Context: an optimization exercise on an open-source flow, tuned for small area. The choices shown serve that exercise and are no tape-out recipe. The RTL was checked by simulation tests, not by an equivalence proof against the original design. The series may have gaps, and a smaller design here may also do less where the tests do not look.

===== run.sh =====
#!/bin/bash
# synth_recipe.tcl (not shown) runs the flow's synth.tcl, then flattens the netlist and writes it again
# the make line also repeats each setting of config.mk as NAME=value (left out here)
make -C /OpenROAD-flow-scripts/flow DESIGN_CONFIG=/design/flow/config.mk WORK_HOME=/design/flow/orfs CLKGATE_MAP_FILE= SYNTH_SCRIPT=/design/flow/synth_recipe.tcl finish

===== config.mk =====
export PLATFORM = sky130hd
export DESIGN_NAME = VGA_Controller
export DESIGN_NICKNAME = VGA_Controller
export VERILOG_FILES = /design/flow/design.v
export SDC_FILE = /design/flow/constraint.sdc
export NUM_CORES = 4
export LEC_CHECK = 0
export CAP_MARGIN = 20
export CORE_MARGIN = 2
export CORE_UTILIZATION = 55
export PLACE_DENSITY = 0.65
export SLEW_MARGIN = 20

===== constraint.sdc =====
create_clock -name core_clock -period 15.0 [get_ports {iCLK}]
set_input_delay 3.0000 -clock core_clock [delete_from_list [all_inputs] [get_ports {iCLK}]]
set_output_delay 3.0000 -clock core_clock [all_outputs]
set_load 0.01 [all_outputs]

===== design.v =====
module Purify_Line_Buffer #(
	parameter WIDTH = 8,
	parameter LEN   = 1057
) (
	input              clock,
	input              iLoad,
	input  [WIDTH-1:0] shiftin,
	output [WIDTH-1:0] shiftout
);
	reg [WIDTH*LEN-1:0] sr;
	wire [WIDTH-1:0] din = iLoad ? shiftin : sr[WIDTH*LEN-1 -: WIDTH];
	always @(posedge clock)
		sr <= {sr[WIDTH*(LEN-1)-1:0], din};
	assign shiftout = sr[WIDTH*LEN-1 -: WIDTH];
endmodule
module Purify_buffer_3(
    input         iCLK,
    input         iCLKen,      
    input  [7:0]  idata,
    output [7:0]  oRow1,       
    output        oRow0nz      
);
wire [7:0] a_out;
wire       b_out;
Purify_Line_Buffer #(.WIDTH(8), .LEN(1057)) bufA (
    .clock(iCLK), .iLoad(iCLKen), .shiftin(idata), .shiftout(a_out));
Purify_Line_Buffer #(.WIDTH(1), .LEN(1057)) bufB (
    .clock(iCLK), .iLoad(iCLKen), .shiftin(|a_out), .shiftout(b_out));
assign oRow1   = a_out;
assign oRow0nz = b_out;
endmodule
module Purify(
    input            iCLK,
    input      [9:0] idata,
    input            iDVAL,
    input            iFirst,
    input            iSecond,
    input            iValid1,
    input            iValid2,
    output     [7:0] odata
);
wire [7:0] a_out;
wire       b_out;
Purify_buffer_3 buf3_1(
    .iCLK(iCLK),
    .iCLKen(iDVAL),
    .idata(idata[9:2]),
    .oRow1(a_out),
    .oRow0nz(b_out)
);
reg [7:0] e1, e2;         
reg       f3;             
reg       b1, b2, b3;     
reg       z1, z2, z3;     
always @(posedge iCLK) begin
    e1 <= a_out;
    e2 <= e1;
    f3 <= |e2;
    b1 <= b_out;
    b2 <= b1;
    b3 <= b2;
    z1 <= |idata[9:2];
    z2 <= z1;
    z3 <= z2;
end
wire [7:0] center = iFirst ? e1 : e2;
wire l1nz  = (|e1) | (iSecond & (|e2)) | (~iFirst & ~iSecond & f3);
wire l2nz  = b1 | (~iFirst & b2) | (~iFirst & ~iSecond & b3);
wire nz    = z1 | z2 | z3 | l1nz | (iValid2 & l2nz);
assign odata = (iValid1 & nz) ? center : 8'd0;
endmodule
module CalcDir(
    input               iCLK,
    input               iRST_N,
    input       [10:0]  iH_Cont,
    input       [9:0]   iV_Cont,
    input       [9:0]   iColorVal,
    output  reg [2:0]   oDirection,
    output              oMotion
);
reg  [16:0] motion_count [0:6];
reg  [16:0] MostPixel;
reg  [2:0]  MostDirection;
integer i;
wire [10:0] diff = iH_Cont - 11'd216;
wire [6:0]  index;
assign index[6] =                   (diff < 114);
assign index[5] = (114  <= diff) && (diff < 228);
assign index[4] = (228  <= diff) && (diff < 342);
assign index[3] = (342  <= diff) && (diff < 456);
assign index[2] = (456  <= diff) && (diff < 572);
assign index[1] = (572  <= diff) && (diff < 686);
assign index[0] = (686  <= diff) && (diff < 800);
wire vact = (iV_Cont >= 27) && (iV_Cont < 627);
wire hit  = (iColorVal > 200);
always @(posedge iCLK or negedge iRST_N) begin
    if (!iRST_N) begin
        for (i = 0; i < 7; i = i + 1)
            motion_count[i] <= 0;
    end
    else begin
        for (i = 0; i < 7; i = i + 1)
            if (!vact)
                motion_count[i] <= 0;
            else if (hit && index[i])
                motion_count[i] <= motion_count[i] + 1'b1;
    end
end
always @(*) begin
    MostPixel = 0;
    MostDirection = 0;
    for (i = 0; i < 7; i = i + 1) begin
        if (MostPixel < motion_count[i]) begin
            MostPixel = motion_count[i];
            MostDirection = i;
        end
    end
    if (MostPixel < 600)
        MostDirection = 7;
end
always @(posedge iCLK or negedge iRST_N) begin
    if (!iRST_N)
        oDirection  <= 7;
    else if ((iV_Cont == 626) && (iH_Cont == 1015))
        oDirection  <= MostDirection;
end
assign oMotion = ~&oDirection;
endmodule
module	VGA_Controller(	 
						iRed,
						iGreen,
						iBlue,
						oRequest,
						oVGA_R,
						oVGA_G,
						oVGA_B,
						oVGA_H_SYNC,
						oVGA_V_SYNC,
						oVGA_SYNC,
						oVGA_BLANK,
						oDirection,
						oMotion,
						iCLK,
						iRST_N,
						iZOOM_MODE_SW
							);
input		[9:0]	iRed;
input		[9:0]	iGreen;
input		[9:0]	iBlue;
output	reg			oRequest;
output		[9:0]	oVGA_R;
output		[9:0]	oVGA_G;
output		[9:0]	oVGA_B;
output	reg			oVGA_H_SYNC;
output	reg			oVGA_V_SYNC;
output				oVGA_SYNC;
output				oVGA_BLANK;
output  [2:0]   oDirection;
output  	    oMotion;
input				iCLK;
input				iRST_N;
input 				iZOOM_MODE_SW;
reg		[10:0]		H_Cont;
reg		[9:0]		V_Cont;
reg					mVGA_H_SYNC;
reg					mVGA_V_SYNC;
reg		[7:0]		oVGA_PIX;
reg		[1:0]		lines_done;		 
wire	[7:0]		oPurify;
wire	h_act	=	(H_Cont >= 216) && (H_Cont < 1016);
wire	v_act	=	(V_Cont >= 27) && (V_Cont < 627);
assign	oVGA_R		=	{oVGA_PIX, 2'b00};
assign	oVGA_G		=	{oVGA_PIX, 2'b00};
assign	oVGA_B		=	{oVGA_PIX, 2'b00};
assign	oVGA_SYNC	=	1'b0;
assign	oVGA_BLANK	=	oVGA_H_SYNC & oVGA_V_SYNC;
always@(posedge iCLK or negedge iRST_N)
	begin
		if (!iRST_N)
			begin
				oVGA_PIX <= 0;
				oVGA_H_SYNC <= 0;
				oVGA_V_SYNC <= 0;
			end
		else
			begin
				oVGA_PIX <= (h_act && v_act) ? oPurify : 8'd0;
				oVGA_H_SYNC <= mVGA_H_SYNC;
				oVGA_V_SYNC <= mVGA_V_SYNC;
			end
	end
always@(posedge iCLK or negedge iRST_N)
begin
	if(!iRST_N)
		oRequest	<=	0;
	else
		oRequest	<=	(H_Cont >= 214) && (H_Cont < 1014) && v_act;
end
always@(posedge iCLK or negedge iRST_N)
begin
	if(!iRST_N)
	begin
		H_Cont		<=	0;
		mVGA_H_SYNC	<=	0;
	end
	else
	begin
		if( H_Cont != 1056 )
			H_Cont	<=	H_Cont+1'b1;
		else
			H_Cont	<=	0;
		mVGA_H_SYNC	<=	(H_Cont >= 128);
	end
end
always@(posedge iCLK or negedge iRST_N)
begin
	if(!iRST_N)
	begin
		V_Cont		<=	0;
		mVGA_V_SYNC	<=	0;
	end
	else if(H_Cont==0)
	begin
		if( V_Cont != 628 )
			V_Cont	<=	V_Cont+1'b1;
		else
			V_Cont	<=	0;
		mVGA_V_SYNC	<=	(V_Cont >= 4);
	end
end
always@(posedge iCLK or negedge iRST_N)
begin
	if(!iRST_N)
		lines_done	<=	0;
	else if(H_Cont == 1015 && v_act && !lines_done[1])
		lines_done	<=	lines_done + 1'b1;
end
CalcDir    calc0(
	.iCLK(iCLK),
	.iRST_N(iRST_N),
	.iH_Cont(H_Cont),
	.iV_Cont(V_Cont),
	.iColorVal(iGreen),
	.oDirection(oDirection),
	.oMotion(oMotion)
);
Purify     purify0(
	.iCLK(iCLK),
	.idata(iGreen),
	.iDVAL(oRequest),
	.iFirst(H_Cont == 216),
	.iSecond(H_Cont == 217),
	.iValid1(lines_done != 0),
	.iValid2(lines_done[1]),
	.odata(oPurify)
);
endmodule

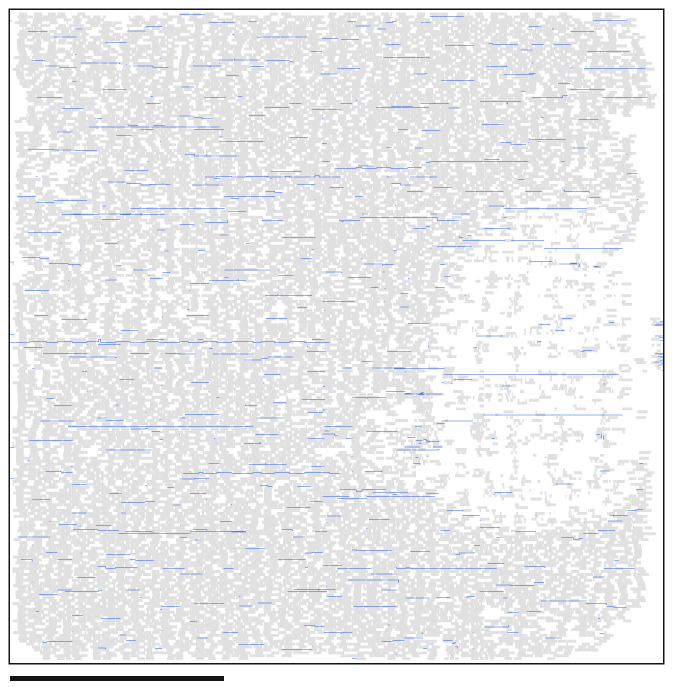
Figure 1: run 1, the metal 3 layer.
Bar = 200 µm.
nets with wire on the layer	134
longest straight run	173 µm
main direction	horizontal

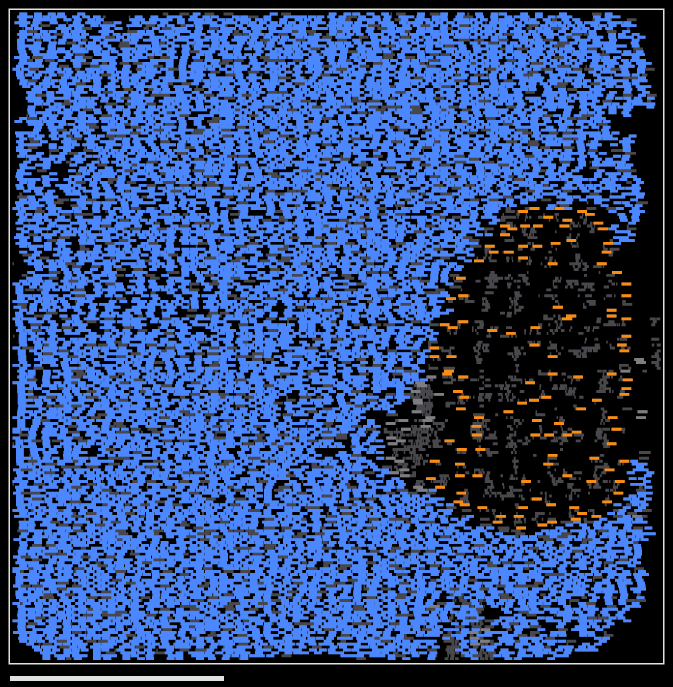
Figure 2: run 1, sequential cells colored by instance or generate block.
Bar = 200 µm.
color	scope	placed flops
blue	purify0	9,536
orange	calc0	122
not colored	36

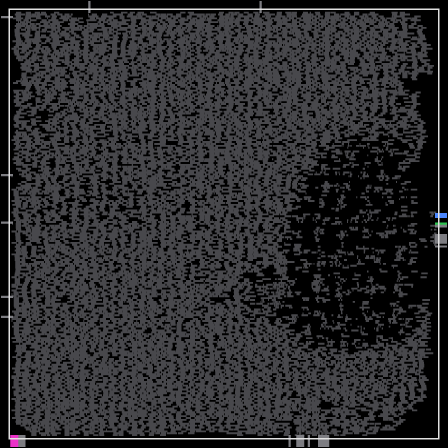
Figure 3: run 1, I/O pins on the die edge.
Pins as bars across the die edge, other pins in gray.
color	port	pins	direction	edge
green	oVGA_V_SYNC	1	output	right
blue	oDirection	3	output	right
magenta	iBlue	10	input	bottom

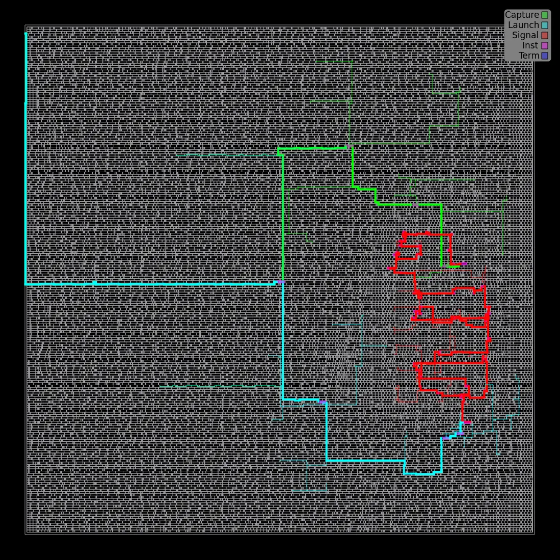
Figure 4: run 1, path with the least slack.
Final Core Density: 64.43%
Layout Cells excl Fill: 17,260

-- run 1: worst paths after layout --
check / cells past startpoint / to / start
max in group asynchronous: 2 / calc0.motion_count[2][1] / iRST_N
worst min register to register: 0 / purify0.buf3_1.bufB.sr[597] / purify0.buf3_1.bufB.sr[596]
min in group asynchronous: 1 / calc0.motion_count[0][16] / iRST_N
worst max register to register: 54 / calc0.oDirection[1] / calc0.motion_count[1][11]
worst min-delay path: 0 / purify0.buf3_1.bufB.sr[597] / purify0.buf3_1.bufB.sr[596]
worst max-delay path: 54 / calc0.oDirection[1] / calc0.motion_count[1][11]
-- run 1: stage by stage --
stage          utilization [%]  cells  area [µm²]
2_1_floorplan                -  10950      203100
3_3_place_gp             56.84  15760      209400
3_5_place_dp             56.85  15760      209400
4_1_cts                  64.43  17260      237300
5_1_grt                  64.43  17260      237300
6_report                 64.43  17260      237300
-- run 1: synth_stat cells (5+ instances only) --
cell / number
or3_1: 27
nor2b_1: 9
nor3_1: 42
xor2_1: 15
nor4_1: 28
mux2_4: 5
a31oi_1: 11
a21oi_1: 69
o22ai_1: 5
dfrtp_1: 155
inv_1: 114
ha_1: 116
and3_1: 16
buf_4: 23
nor2_1: 167
clkbuf_1: 46
o211ai_1: 7
a21boi_0: 7
nand3_1: 34
nor3b_1: 5
o21a_1: 8
a21o_1: 12
o21ai_0: 57
a211oi_1: 7
mux2_1: 5
nand2b_1: 6
mux2_2: 58
o21ai_1: 8
dfxtp_1: 9536
mux2i_1: 19
nand2_1: 87
nand4_1: 46
xnor2_1: 101
buf_2: 12
-- run 1: final cells by class --
cell class                      count  area [µm²]  area share [%]
Tap cell                         4837        6052           2.550
Clock buffer                     1198       23920           10.08
Antenna cell                        3       7.507        0.003164
Inverter                          114       427.9          0.1803
Clock inverter                    294        4000           1.686
Multi-Input combinational cell   1055        7433           3.133
Timing Repair Buffer               64       589.3          0.2484
Sequential cell                  9694      194900           82.12
-- run 1: flip-flops by register name (all words and copies together), names as in the netlist, 2 cells and up --
name                    cells
purify0.buf3_1.bufA.sr   8456
purify0.e1                  8
purify0.buf3_1.bufB.sr   1057
calc0.oDirection            3
V_Cont                     10
lines_done                  2
H_Cont                     11
calc0.motion_count        119
oVGA_PIX                    8
purify0.e2                  8
-- run 1: cell families after synthesis --
| family | after synthesis |
|---|---|
| xor gates and xnor gates | 116 |
| and+or+nand+nor | 502 |
| adders and majority gates | 116 |
| buffers and inverters | 196 |
| muxes | 87 |
| other | 1 |
| DFF | 9694 |
| AOI/OAI and AO/OA | 227 |
-- run 1: worst register-to-register path, delay by kind of cell, from the launching register on --
kind | cells | cell delay [ns]
simple gates | 15 | 3.49
mux | 4 | 1.57
flops | 1 | 0.42
fa+ha+maj | 6 | 1.63
buf+inv | 6 | 1.45
compound gates | 23 | 5.18
-- run 1: routing by layer --
layer  vias to the layer above  global-route usage, %  part of all wire, %
met5                         -                      0                    0
met4                         0                  4.598                  2.7
met3                       524                  2.839                  4.0
met2                       965                  17.43                   40
met1                     33190                  19.18                   54
li1                      35900                      -                    -
==> key figures, run 1 <==
Synth
  • Synth Area in XOR/XNOR: 0.5002%
  • Synthesized-area fraction occupied by and/or/nand/nor cells: 1.240%
  • Area leader, netlist: dfxtp_1
  • Synth cell types: 82
  • Post-synthesis sequential area ratio: 95.94%
  • Predominant post-synthesis flop cell: dfxtp_1
  • Syn_area_per_cell: 18.57 µm²

Layout
  • Area delta synth->final: 16.84%
  • Most common cell after layout, fill and taps aside: dfxtp_1
  • Final #Nets: 11,890

Timing
  • Final Hold Vio Count: 0
  • Final setup margin: between 1 and 1.5 ns
  • RSZ-0062 raised after global routing: false
  • Final period util: between 90% and 100%
  • Pin slew with the least headroom to its limit: between 1 and 1.5 ns
  • Total Negative Setup Slacks: 0 ns

Setup path
  • Crit-path slowest cell: nor4_1
  • Delay-heaviest family, CP: compound AO/OA/AOI/OAI gates
  • Nature of the critical path startpoint: register
  • CP required: 15.95 ns
  • Crit path top cell by count: ha_1
  • Worst reg-to-reg setup slack: 1.17 ns

Route
  • Initial DRC count: 2,934
  • Via count: 70,580

Die
  • Full die area: roughly 370,000 µm²

CTS
  • CTS Buf Count: 812
  • PostCTS Resize Cnt: 0

Place
  • Final HPWL DP: 110,000 µm
  • Port-buffer cells: 43
  • Dpl ws: 1.053 ns

Global routing
  • Global-route wire length before repair: between 300,000 and 400,000 µm
  • Largest net degree at the start of global routing: 78
  • Gr ovfl total: 0
  • Number of global-route vias before repair: 75,010

Run
  • Max-capacitance violation count: 0

Status
  • Status: finished clean
==> run 2: changes to the inputs <==
--- a/design.v
+++ b/design.v
@@ -78,51 +78,57 @@
     output  reg [2:0]   oDirection,
     output              oMotion
 );
-reg  [16:0] motion_count [0:6];
-reg  [16:0] MostPixel;
-reg  [2:0]  MostDirection;
-integer i;
-wire [10:0] diff = iH_Cont - 11'd216;
-wire [6:0]  index;
-assign index[6] =                   (diff < 114);
-assign index[5] = (114  <= diff) && (diff < 228);
-assign index[4] = (228  <= diff) && (diff < 342);
-assign index[3] = (342  <= diff) && (diff < 456);
-assign index[2] = (456  <= diff) && (diff < 572);
-assign index[1] = (572  <= diff) && (diff < 686);
-assign index[0] = (686  <= diff) && (diff < 800);
-wire vact = (iV_Cont >= 27) && (iV_Cont < 627);
-wire hit  = (iColorVal > 200);
-always @(posedge iCLK or negedge iRST_N) begin
-    if (!iRST_N) begin
-        for (i = 0; i < 7; i = i + 1)
-            motion_count[i] <= 0;
+reg  [16:0] r0, r1, r2, r3, r4, r5, r6;
+reg  [16:0] best;
+reg  [2:0]  best_idx;
+wire vact  = (iV_Cont >= 27) && (iV_Cont < 627);
+wire hact  = (iH_Cont >= 216) && (iH_Cont < 1016);
+wire last  = (iV_Cont == 626) && (iH_Cont == 1015);
+reg         band_end;
+reg  [2:0]  band;
+always @(*) begin
+    band_end = 1'b1;
+    band     = 3'd0;
+    case (iH_Cont)
+        11'd329:  band = 3'd6;
+        11'd443:  band = 3'd5;
+        11'd557:  band = 3'd4;
+        11'd671:  band = 3'd3;
+        11'd787:  band = 3'd2;
+        11'd901:  band = 3'd1;
+        11'd1015: band = 3'd0;
+        default:  band_end = 1'b0;
+    endcase
+end
+wire        inc   = vact && hact && (iColorVal > 200) && !last;
+wire [16:0] cur   = r0 + inc;
+wire        rot   = band_end || !vact;
+wire        ge    = (cur >= best);
+wire        take  = (band == 3'd6) || ge;
+always @(posedge iCLK) begin
+    if (rot) begin
+        r0 <= r1;
+        r1 <= r2;
+        r2 <= r3;
+        r3 <= r4;
+        r4 <= r5;
+        r5 <= r6;
+        r6 <= vact ? cur : 17'd0;
     end
     else begin
-        for (i = 0; i < 7; i = i + 1)
-            if (!vact)
-                motion_count[i] <= 0;
-            else if (hit && index[i])
-                motion_count[i] <= motion_count[i] + 1'b1;
+        r0 <= cur;
     end
-end
-always @(*) begin
-    MostPixel = 0;
-    MostDirection = 0;
-    for (i = 0; i < 7; i = i + 1) begin
-        if (MostPixel < motion_count[i]) begin
-            MostPixel = motion_count[i];
-            MostDirection = i;
-        end
+    if (band_end && take) begin
+        best     <= cur;
+        best_idx <= band;
     end
-    if (MostPixel < 600)
-        MostDirection = 7;
-end
+end
+wire enough = (cur >= 600) || (best >= 600);
 always @(posedge iCLK or negedge iRST_N) begin
     if (!iRST_N)
         oDirection  <= 7;
-    else if ((iV_Cont == 626) && (iH_Cont == 1015))
-        oDirection  <= MostDirection;
+    else if (last)
+        oDirection  <= !enough ? 3'd7 : ge ? 3'd0 : best_idx;
 end
 assign oMotion = ~&oDirection;
 endmodule
--- a/config.mk
+++ b/config.mk
@@ -8,5 +8,6 @@
 export CAP_MARGIN = 20
 export CORE_MARGIN = 2
 export CORE_UTILIZATION = 55
+export CTS_BUF_LIST = sky130_fd_sc_hd__clkbuf_8
 export PLACE_DENSITY = 0.65
 export SLEW_MARGIN = 20
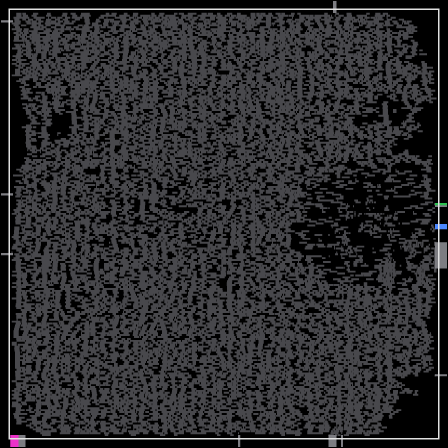
Figure 5: run 2, I/O pins on the die edge.
Pins as bars across the die edge, other pins in gray.
color	port	pins	direction	edge
green	oVGA_V_SYNC	1	output	right
magenta	iBlue	10	input	bottom
blue	oDirection	3	output	right
all pins by edge	34 right, 33 bottom, 3 left, 2 top

==> run 2 against run 1 <==
Worst hold slack gained 0.018 ns. Sequential share of layout area up 2.4 points. Core utilization is essentially flat. Cell count is essentially flat. Via count decreased by 2.9%. Global-route usage decreased by 0.46 points. Critical path type is now in -> reg. Critical endpoint is now calc0.best[6].
==> key figures, run 2 <==
Setup path
  • CP required: 15.84 ns (was 15.95 ns)
  • Nature of the critical path startpoint: input port (was register)
  • Crit. End Element: register (unchanged)
  • Crit Path Category: in -> reg (was reg -> reg)
  • Worst reg-to-reg setup slack: 8.19 ns (was 1.17 ns)

CTS
  • PostCTS Resize Cnt: 0 (unchanged)
  • CTS Buf Count: 1,400 (was 812)
  • H-tree levels: 7 (was 6)
  • Skew-Pair Late Insertion Delay: 1.25 ns (was 1.05 ns)
  • CTS Sinks: 9,714 (was 9,694)
  • Clock Tree Buf Depth: 5 (was 4)

Timing
  • Achievable Freq: 132.0 MHz (was 72.32 MHz)
  • Final Skew: 0.06769 ns (was 0.1228 ns)
  • Max-slew violations: 0 (unchanged)
  • Final Hold Vio Count: 0 (unchanged)
  • Final period util: 50.50% (was 92.19%)
  • RSZ-0062 raised after global routing: false (unchanged)
  • Pin slew with the least headroom to its limit: 0.9425 ns (was 1.034 ns)

Die
  • Row count: 220 (was 223)
  • Full die area: 366,200 µm² (was 374,100 µm²)

Synth
  • Syn_area_per_cell: 19.63 µm² (was 18.57 µm²)
  • Predominant post-synthesis flop cell: dfxtp_1 (unchanged)
  • Post-synthesis sequential area ratio: 98.55% (was 95.94%)
  • Commonest cells post-synth: 9,553 x dfxtp_1, 122 x edfxtp_1, 57 x nor2_1 (was 9,536 x dfxtp_1, 167 x nor2_1, 155 x dfrtp_1)
  • Area leader, netlist: dfxtp_1 (unchanged)
  • Most frequent cell after synthesis: dfxtp_1 (unchanged)
  • Mapped cell area: 198,800 µm² (was 203,100 µm²)
  • Synth cell types: 69 (was 82)
  • EDFF count, synth: 122 (was 0)

Global routing
  • Largest net degree at the start of global routing: 65 (was 78)
  • Number of global-route vias before repair: 74,960 (was 75,010)
  • GRT busiest layer: met1 (unchanged)
  • Met3 Usage GRT: 4.931% (was 2.839%)
  • Global-route wire length before repair: 363,500 µm (was 391,000 µm)
  • Met2 GRT Util: 15.33% (was 17.43%)
  • GR Util met1: 17.30% (was 19.18%)
  • Gr ovfl total: 0 (unchanged)

Place
  • Port-buffer cells: 43 (unchanged)
  • Placer Congestion: 0.7194 (was 0.7428)
  • Dpl ws: 6.057 ns (was 1.053 ns)
  • Final HPWL DP: 89,130 µm (was 110,000 µm)

Route
  • Initial DRC count: 3,015 (was 2,934)
  • Via count: 68,500 (was 70,580)

Layout
  • Top reg by flops: purify0.buf3_1.bufA.sr (unchanged)
  • Final #Nets: 11,590 (was 11,890)
  • Area delta synth->final: 16.53% (was 16.84%)
  • Largest registers: purify0.buf3_1.bufA.sr: 8456 flops, purify0.buf3_1.bufB.sr: 1057 flops (was purify0.buf3_1.bufA.sr: 8456 flops, purify0.buf3_1.bufB.sr: 1057 flops, calc0.motion_count: 119 flops)
  • Largest register FFs: 8,456 (unchanged)
  • Most common cell after layout, fill and taps aside: dfxtp_1 (unchanged)

Run
  • Max-capacitance violation count: 0 (unchanged)

Status
  • Status: finished clean (unchanged)
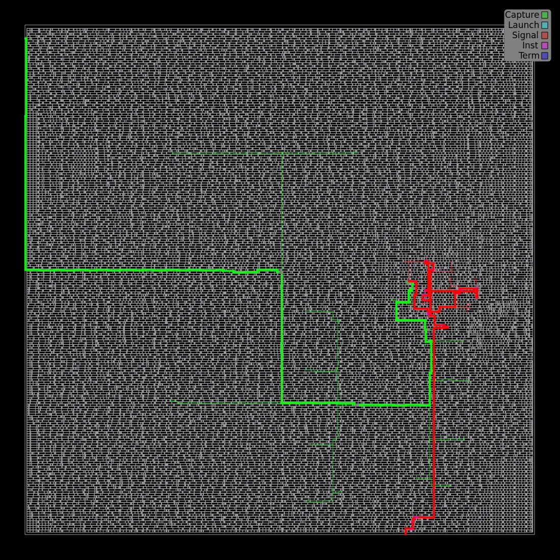
Figure 6: run 2, path with the least slack.
final setup margin: 7.425 ns
Final Core Density: 64.43%
Total Negative Setup Slacks: 0 ns
Final min period: 7.575 ns

run 2: cell count changes after synthesis, moves of 45 or more:
cell / previous run / this run
o21ai_0: 57 / 8
a21oi_1: 69 / 10
nor2_1: 167 / 57
edfxtp_1: 0 / 122
xnor2_1: 101 / 18
dfrtp_1: 155 / 36
ha_1: 116 / 23
inv_1: 114 / 32
clkbuf_1: 46 / 1
nand2_1: 87 / 22
run 2: cell type report:
| type | instances | area, µm² | share of cell area (%) |
|---|---|---|---|
| sequential | 9714 | 195900 | 84.57 |
| clock buffer | 1707 | 23490 | 10.14 |
| tap | 4773 | 5972 | 2.578 |
| clock inverter | 646 | 3174 | 1.370 |
| multi-input combinational | 342 | 2524 | 1.090 |
| timing repair buffer | 46 | 447.9 | 0.1934 |
| inverter | 32 | 121.4 | 0.05240 |
| antenna | 4 | 10.01 | 0.004321 |
run 2: kinds of logic after synthesis:
family | synth area share, %
flip-flops | 98.55
AND/OR/NAND/NOR | 0.5363
buffers and inverters | 0.2021
AO/OA/AOI/OAI | 0.1945
XOR/XNOR | 0.1687
multiplexers | 0.1989
adder cells (fa/ha/maj) | 0.1504
other | 0.001887
run 2: per-layer routing:
metal	wire, µm	share of wire (%)	vias up
met3	11960	5.7	539
li1	-	-	34580
met5	0	0	-
met1	111500	53	32030
met4	5596	2.7	0
met2	81160	39	1349
run 2: path summary, 6_finish.rpt:
check | startpoint | endpoint | depth (start not counted)
worst max-delay path | iGreen[2] | calc0.best[6] | 19
worst min-delay path | purify0.buf3_1.bufA.sr[8137] | purify0.buf3_1.bufA.sr[8145] | 0
worst max register to register | V_Cont[0] | calc0.best[6] | 20
worst min register to register | purify0.buf3_1.bufA.sr[8137] | purify0.buf3_1.bufA.sr[8145] | 0
max in group asynchronous | iRST_N | oVGA_V_SYNC | 1
min in group asynchronous | iRST_N | V_Cont[1] | 1
run 2: through the flow:
stage | instance area (µm²) | hold WS, ns | instances
after detailed placement | 205000 | 0.3121 | 14910
after global placement | 205000 | 0.3096 | 14910
final | 231600 | 0.2689 | 17260
after CTS | 231600 | 0.2615 | 17260
after global routing | 231600 | 0.2736 | 17260
after floorplan | 198800 | 0.3096 | 10130
run 2: critical path: stages:
cell,delay [ns]
clkdlybuf4s50_1,0.44
o31ai_1,0.20
nand2_1,0.09
a311oi_2,0.64
nor3_1,0.12
ha_1,0.28
ha_1,0.29
and4_4,0.25
nand2_1,0.08
xnor2_1,0.17
ha_1,0.36
o21a_1,0.14
o21ai_0,0.10
o21ba_2,0.23
a221oi_1,0.45
o311ai_1,0.26
and3_1,0.25
a21oi_1,0.69
buf_4,0.35
==> run 3: changes to the inputs <==
==> flow/run.sh (new file) <==
#!/bin/bash
# Own flow: the standard layout (standard.sh), with clock tree synthesis
# using small clock buffers and no dummy loads. Each tool's output is in
# orfs/logs/; make's own output goes to flow_make.log here.
set -euo pipefail
export CTS_ARGS="-sink_clustering_enable -repair_clock_nets -dont_use_dummy_load -buf_list sky130_fd_sc_hd__clkbuf_4 -sink_clustering_size 10 -sink_clustering_max_diameter 40"
bash standard.sh > flow_make.log 2>&1
==> standard.sh (new file) <==
#!/bin/bash
# synth_recipe.tcl (not shown) runs the flow's synth.tcl, then flattens the netlist and writes it again
# the make line also repeats each setting of config.mk as NAME=value (left out here)
make -C /OpenROAD-flow-scripts/flow DESIGN_CONFIG=/design/flow/config.mk WORK_HOME=/design/flow/orfs CLKGATE_MAP_FILE= SYNTH_SCRIPT=/design/flow/synth_recipe.tcl "${@:-finish}"
--- a/config.mk
+++ b/config.mk
@@ -8,6 +8,5 @@
 export CAP_MARGIN = 20
 export CORE_MARGIN = 2
 export CORE_UTILIZATION = 55
-export CTS_BUF_LIST = sky130_fd_sc_hd__clkbuf_8
 export PLACE_DENSITY = 0.65
 export SLEW_MARGIN = 20
removed: run.sh
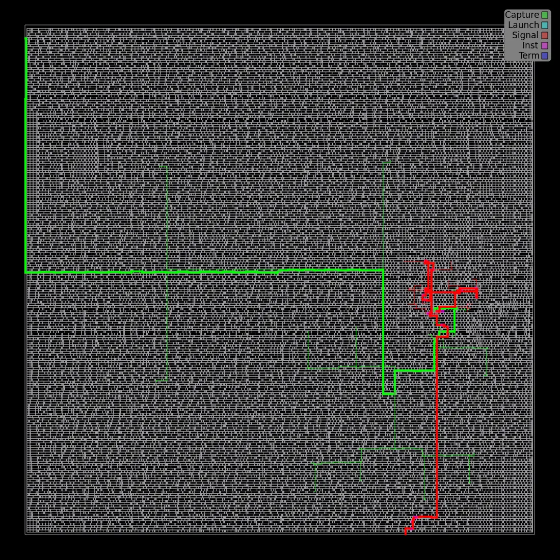
Figure 7: run 3, path with the least slack.
Final Core Density: 59.52%
final setup margin: 7.776 ns
Final min period: 7.224 ns

==> run 3 against run 2 <==
Largest cell class unchanged. Cell count fell by 6.6%. Area after synthesis did not move. First-iteration DRC count fell by 10%. Synthesized cell count did not move. Clock skew rose by 0.063 ns. Count of clock-buffer cells in the layout fell by 514. Sequential cell count did not move. Critical endpoint is now calc0.best[0]. Wire length fell by 4.7%. Design area fell by 7.6%. Fmax rose by 4.9%.
==> key figures, run 3 <==
Synth
  • Area leader, netlist: dfxtp_1 (unchanged)
  • Predominant post-synthesis flop cell: dfxtp_1 (unchanged)
  • Post-synthesis adder-cell area fraction: 0.1504% (unchanged)
  • Synth cell types: 69 (unchanged)
  • Post-synthesis sequential area ratio: 98.55% (unchanged)
  • Commonest cells post-synth: 9,553 x dfxtp_1, 122 x edfxtp_1, 57 x nor2_1 (unchanged)
  • Mux contribution to synthesized area: 0.1989% (unchanged)
  • Syn_area_per_cell: 19.63 µm² (unchanged)
  • Synth Area in Compound Gates: 0.1945% (unchanged)
  • Mapped cell area: 198,800 µm² (unchanged)
  • Largest family of logic cells by synthesized area: simple AND/OR/NAND/NOR gates (unchanged)
  • Most frequent cell after synthesis: dfxtp_1 (unchanged)
  • EDFF count, synth: 122 (unchanged)

Timing
  • Max-slew violations: 0 (unchanged)
  • RSZ-0062 raised after global routing: false (unchanged)
  • Achievable Freq: 138.4 MHz (was 132.0 MHz)
  • Final Hold Vio Count: 0 (unchanged)
  • Pin slew with the least headroom to its limit: 0.9287 ns (was 0.9425 ns)
  • Final Skew: 0.1309 ns (was 0.06769 ns)

Layout
  • Final #Nets: 11,390 (was 11,590)
  • Largest registers: purify0.buf3_1.bufA.sr: 8456 flops, purify0.buf3_1.bufB.sr: 1057 flops (unchanged)
  • Area delta synth->final: 7.647% (was 16.53%)
  • Largest register FFs: 8,456 (unchanged)
  • Most common cell after layout, fill and taps aside: dfxtp_1 (unchanged)
  • Final instance area: 214,000 µm² (was 231,600 µm²)
  • Top reg by flops: purify0.buf3_1.bufA.sr (unchanged)

Setup path
  • CP required: 16.18 ns (was 15.84 ns)
  • Crit Path Category: in -> reg (unchanged)
  • Crit. End Element: register (unchanged)
  • Nature of the critical path startpoint: input port (unchanged)

Die
  • Row count: 220 (unchanged)

CTS
  • CTS tree: built (unchanged)
  • Clock Tree Buf Depth: 5 (unchanged)
  • CTS Buf Count: 1,193 (was 1,400)
  • H-tree levels: 7 (unchanged)
  • Skew-Pair Late Insertion Delay: 1.54 ns (was 1.25 ns)

Global routing
  • Gr ovfl total: 0 (unchanged)
  • Number of global-route vias before repair: 71,540 (was 74,960)
  • Global-route wire length before repair: 348,300 µm (was 363,500 µm)
  • Aggregate global-route resource usage: 11.63% (was 12.10%)
  • Largest net degree at the start of global routing: 65 (unchanged)

Route
  • Initial DRC count: 2,711 (was 3,015)
  • Via count: 66,100 (was 68,500)

Run
  • Max-capacitance violation count: 0 (unchanged)

Status
  • Status: finished clean (unchanged)

Min path
  • Worst min-delay path category: reg -> reg (unchanged)

Place
  • Final HPWL DP: 89,130 µm (unchanged)
  • Placer Congestion: 0.7194 (unchanged)
  • Dpl ws: 6.057 ns (unchanged)
  • Area after DPL: 205,000 µm² (unchanged)
  • Port-buffer cells: 43 (unchanged)
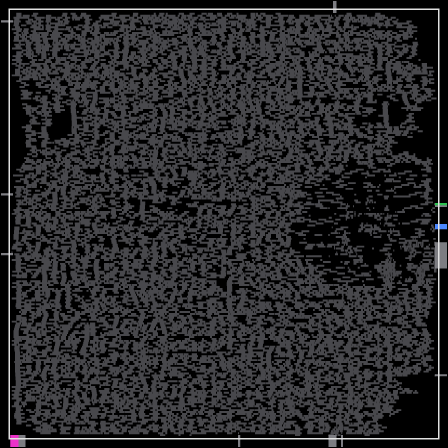
Figure 8: run 3, I/O pins on the die edge.
Pins as bars across the die edge, other pins in gray.
color	port	pins	direction	edge
green	oVGA_V_SYNC	1	output	right
magenta	iBlue	10	input	bottom
blue	oDirection	3	output	right
all pins by edge	34 right, 33 bottom, 3 left, 2 top

==> run 3: cell counts after synthesis <==
No cell type changed its count.
==> run 3: per-layer routing <==
metal | GRT usage (%) | wire length [µm] | up-vias
met5 | 0 | 0 | -
met4 | 7.939 | 7692 | 0
met3 | 3.786 | 8787 | 725
met2 | 14.51 | 75910 | 1159
met1 | 16.97 | 107900 | 30560
li1 | - | - | 33650
==> run 3: kinds of logic (layout without fill, tap and decap cells) <==
group,Yosys count,after routing
AOI/OAI and AO/OA,50,50
xor gates and xnor gates,35,35
adders and majority gates,24,24
buffers and inverters,74,1271
DFF,9714,9714
muxes,33,33
other,1,34
and+or+nand+nor,193,193
==> run 3: cell type report <==
class | count | area (µm²) | share of cell area, %
Clock buffer | 1193 | 8956 | 4.186
Antenna cell | 27 | 67.56 | 0.03158
Tap cell | 4773 | 5972 | 2.791
Sequential cell | 9714 | 195900 | 91.55
Timing Repair Buffer | 46 | 447.9 | 0.2093
Multi-Input combinational cell | 342 | 2524 | 1.179
Inverter | 32 | 121.4 | 0.05672
==> run 3: worst paths after layout <==
| path | startpoint | endpoint | slack [ns] | depth (start not counted) |
|---|---|---|---|---|
| setup / recovery | iGreen[2] | calc0.best[0] | 7.78 | 19 |
| hold / removal | purify0.buf3_1.bufA.sr[4055] | purify0.buf3_1.bufA.sr[4063] | 0.24 | 0 |
| setup reg to reg | V_Cont[0] | calc0.best[0] | 8.25 | 20 |
| hold reg to reg | purify0.buf3_1.bufA.sr[4055] | purify0.buf3_1.bufA.sr[4063] | 0.24 | 0 |
| max in group asynchronous | iRST_N | H_Cont[5] | 12.83 | 1 |
| min in group asynchronous | iRST_N | oVGA_PIX[2] | 1.57 | 1 |
==> run 3: worst max-delay path, stage by stage <==
cell	delay (ns)
clkdlybuf4s50_1	0.43
o31ai_1	0.20
nand2_1	0.09
a311oi_2	0.65
nor3_1	0.12
ha_1	0.28
ha_1	0.29
and4_4	0.25
nand2_1	0.08
xnor2_1	0.18
ha_1	0.36
o21a_1	0.14
o21ai_0	0.10
o21ba_2	0.22
a221oi_1	0.46
o311ai_1	0.26
and3_1	0.25
a21oi_1	0.67
buf_4	0.35
==> run 3: through the flow <==
stage | hold slack, ns | instances | utilization (%)
2_1_floorplan | 0.3096 | 10130 | -
4_1_cts | 0.2298 | 16100 | 59.50
5_1_grt | 0.2276 | 16120 | 59.52
6_report | 0.2421 | 16130 | 59.52
3_3_place_gp | 0.3096 | 14910 | 57.01
3_5_place_dp | 0.3121 | 14910 | 57.01

## separate check: timing with driven ports
How much do the figures lean on ideal ports? The routed layouts below were timed once more, with nothing changed but the port constraints. Step 1 (the two cells are an assumption about what drives the block):
set clk [get_ports {iCLK}]
set_driving_cell -lib_cell sky130_fd_sc_hd__clkbuf_16 $clk
set_driving_cell -lib_cell sky130_fd_sc_hd__buf_2 [delete_from_list [all_inputs] $clk]
Step 2 also shifts input and output timing later by t, the mid clock arrival at the registers, as if the neighbouring blocks saw the same clock. Three values: ideal ports, drivers, drivers and shift; two values: the first two.
run	t, ns	slack for setup (ns)	worst setup path after step 2	worst slew at a driven data input, ns
run 1	1.099	1.172 / 1.172 / 1.172	register to register	0.05
run 2	1.292	7.425 / 7.493 / 6.201	input to register	0.03
run 3	1.600	7.776 / 7.841 / 6.241	input to register	0.03
After both steps every run listed still meets setup and hold. For run 3, which loses most, drivers alone change the setup slack by +0.065 ns; drivers and shift together by -1.535 ns.
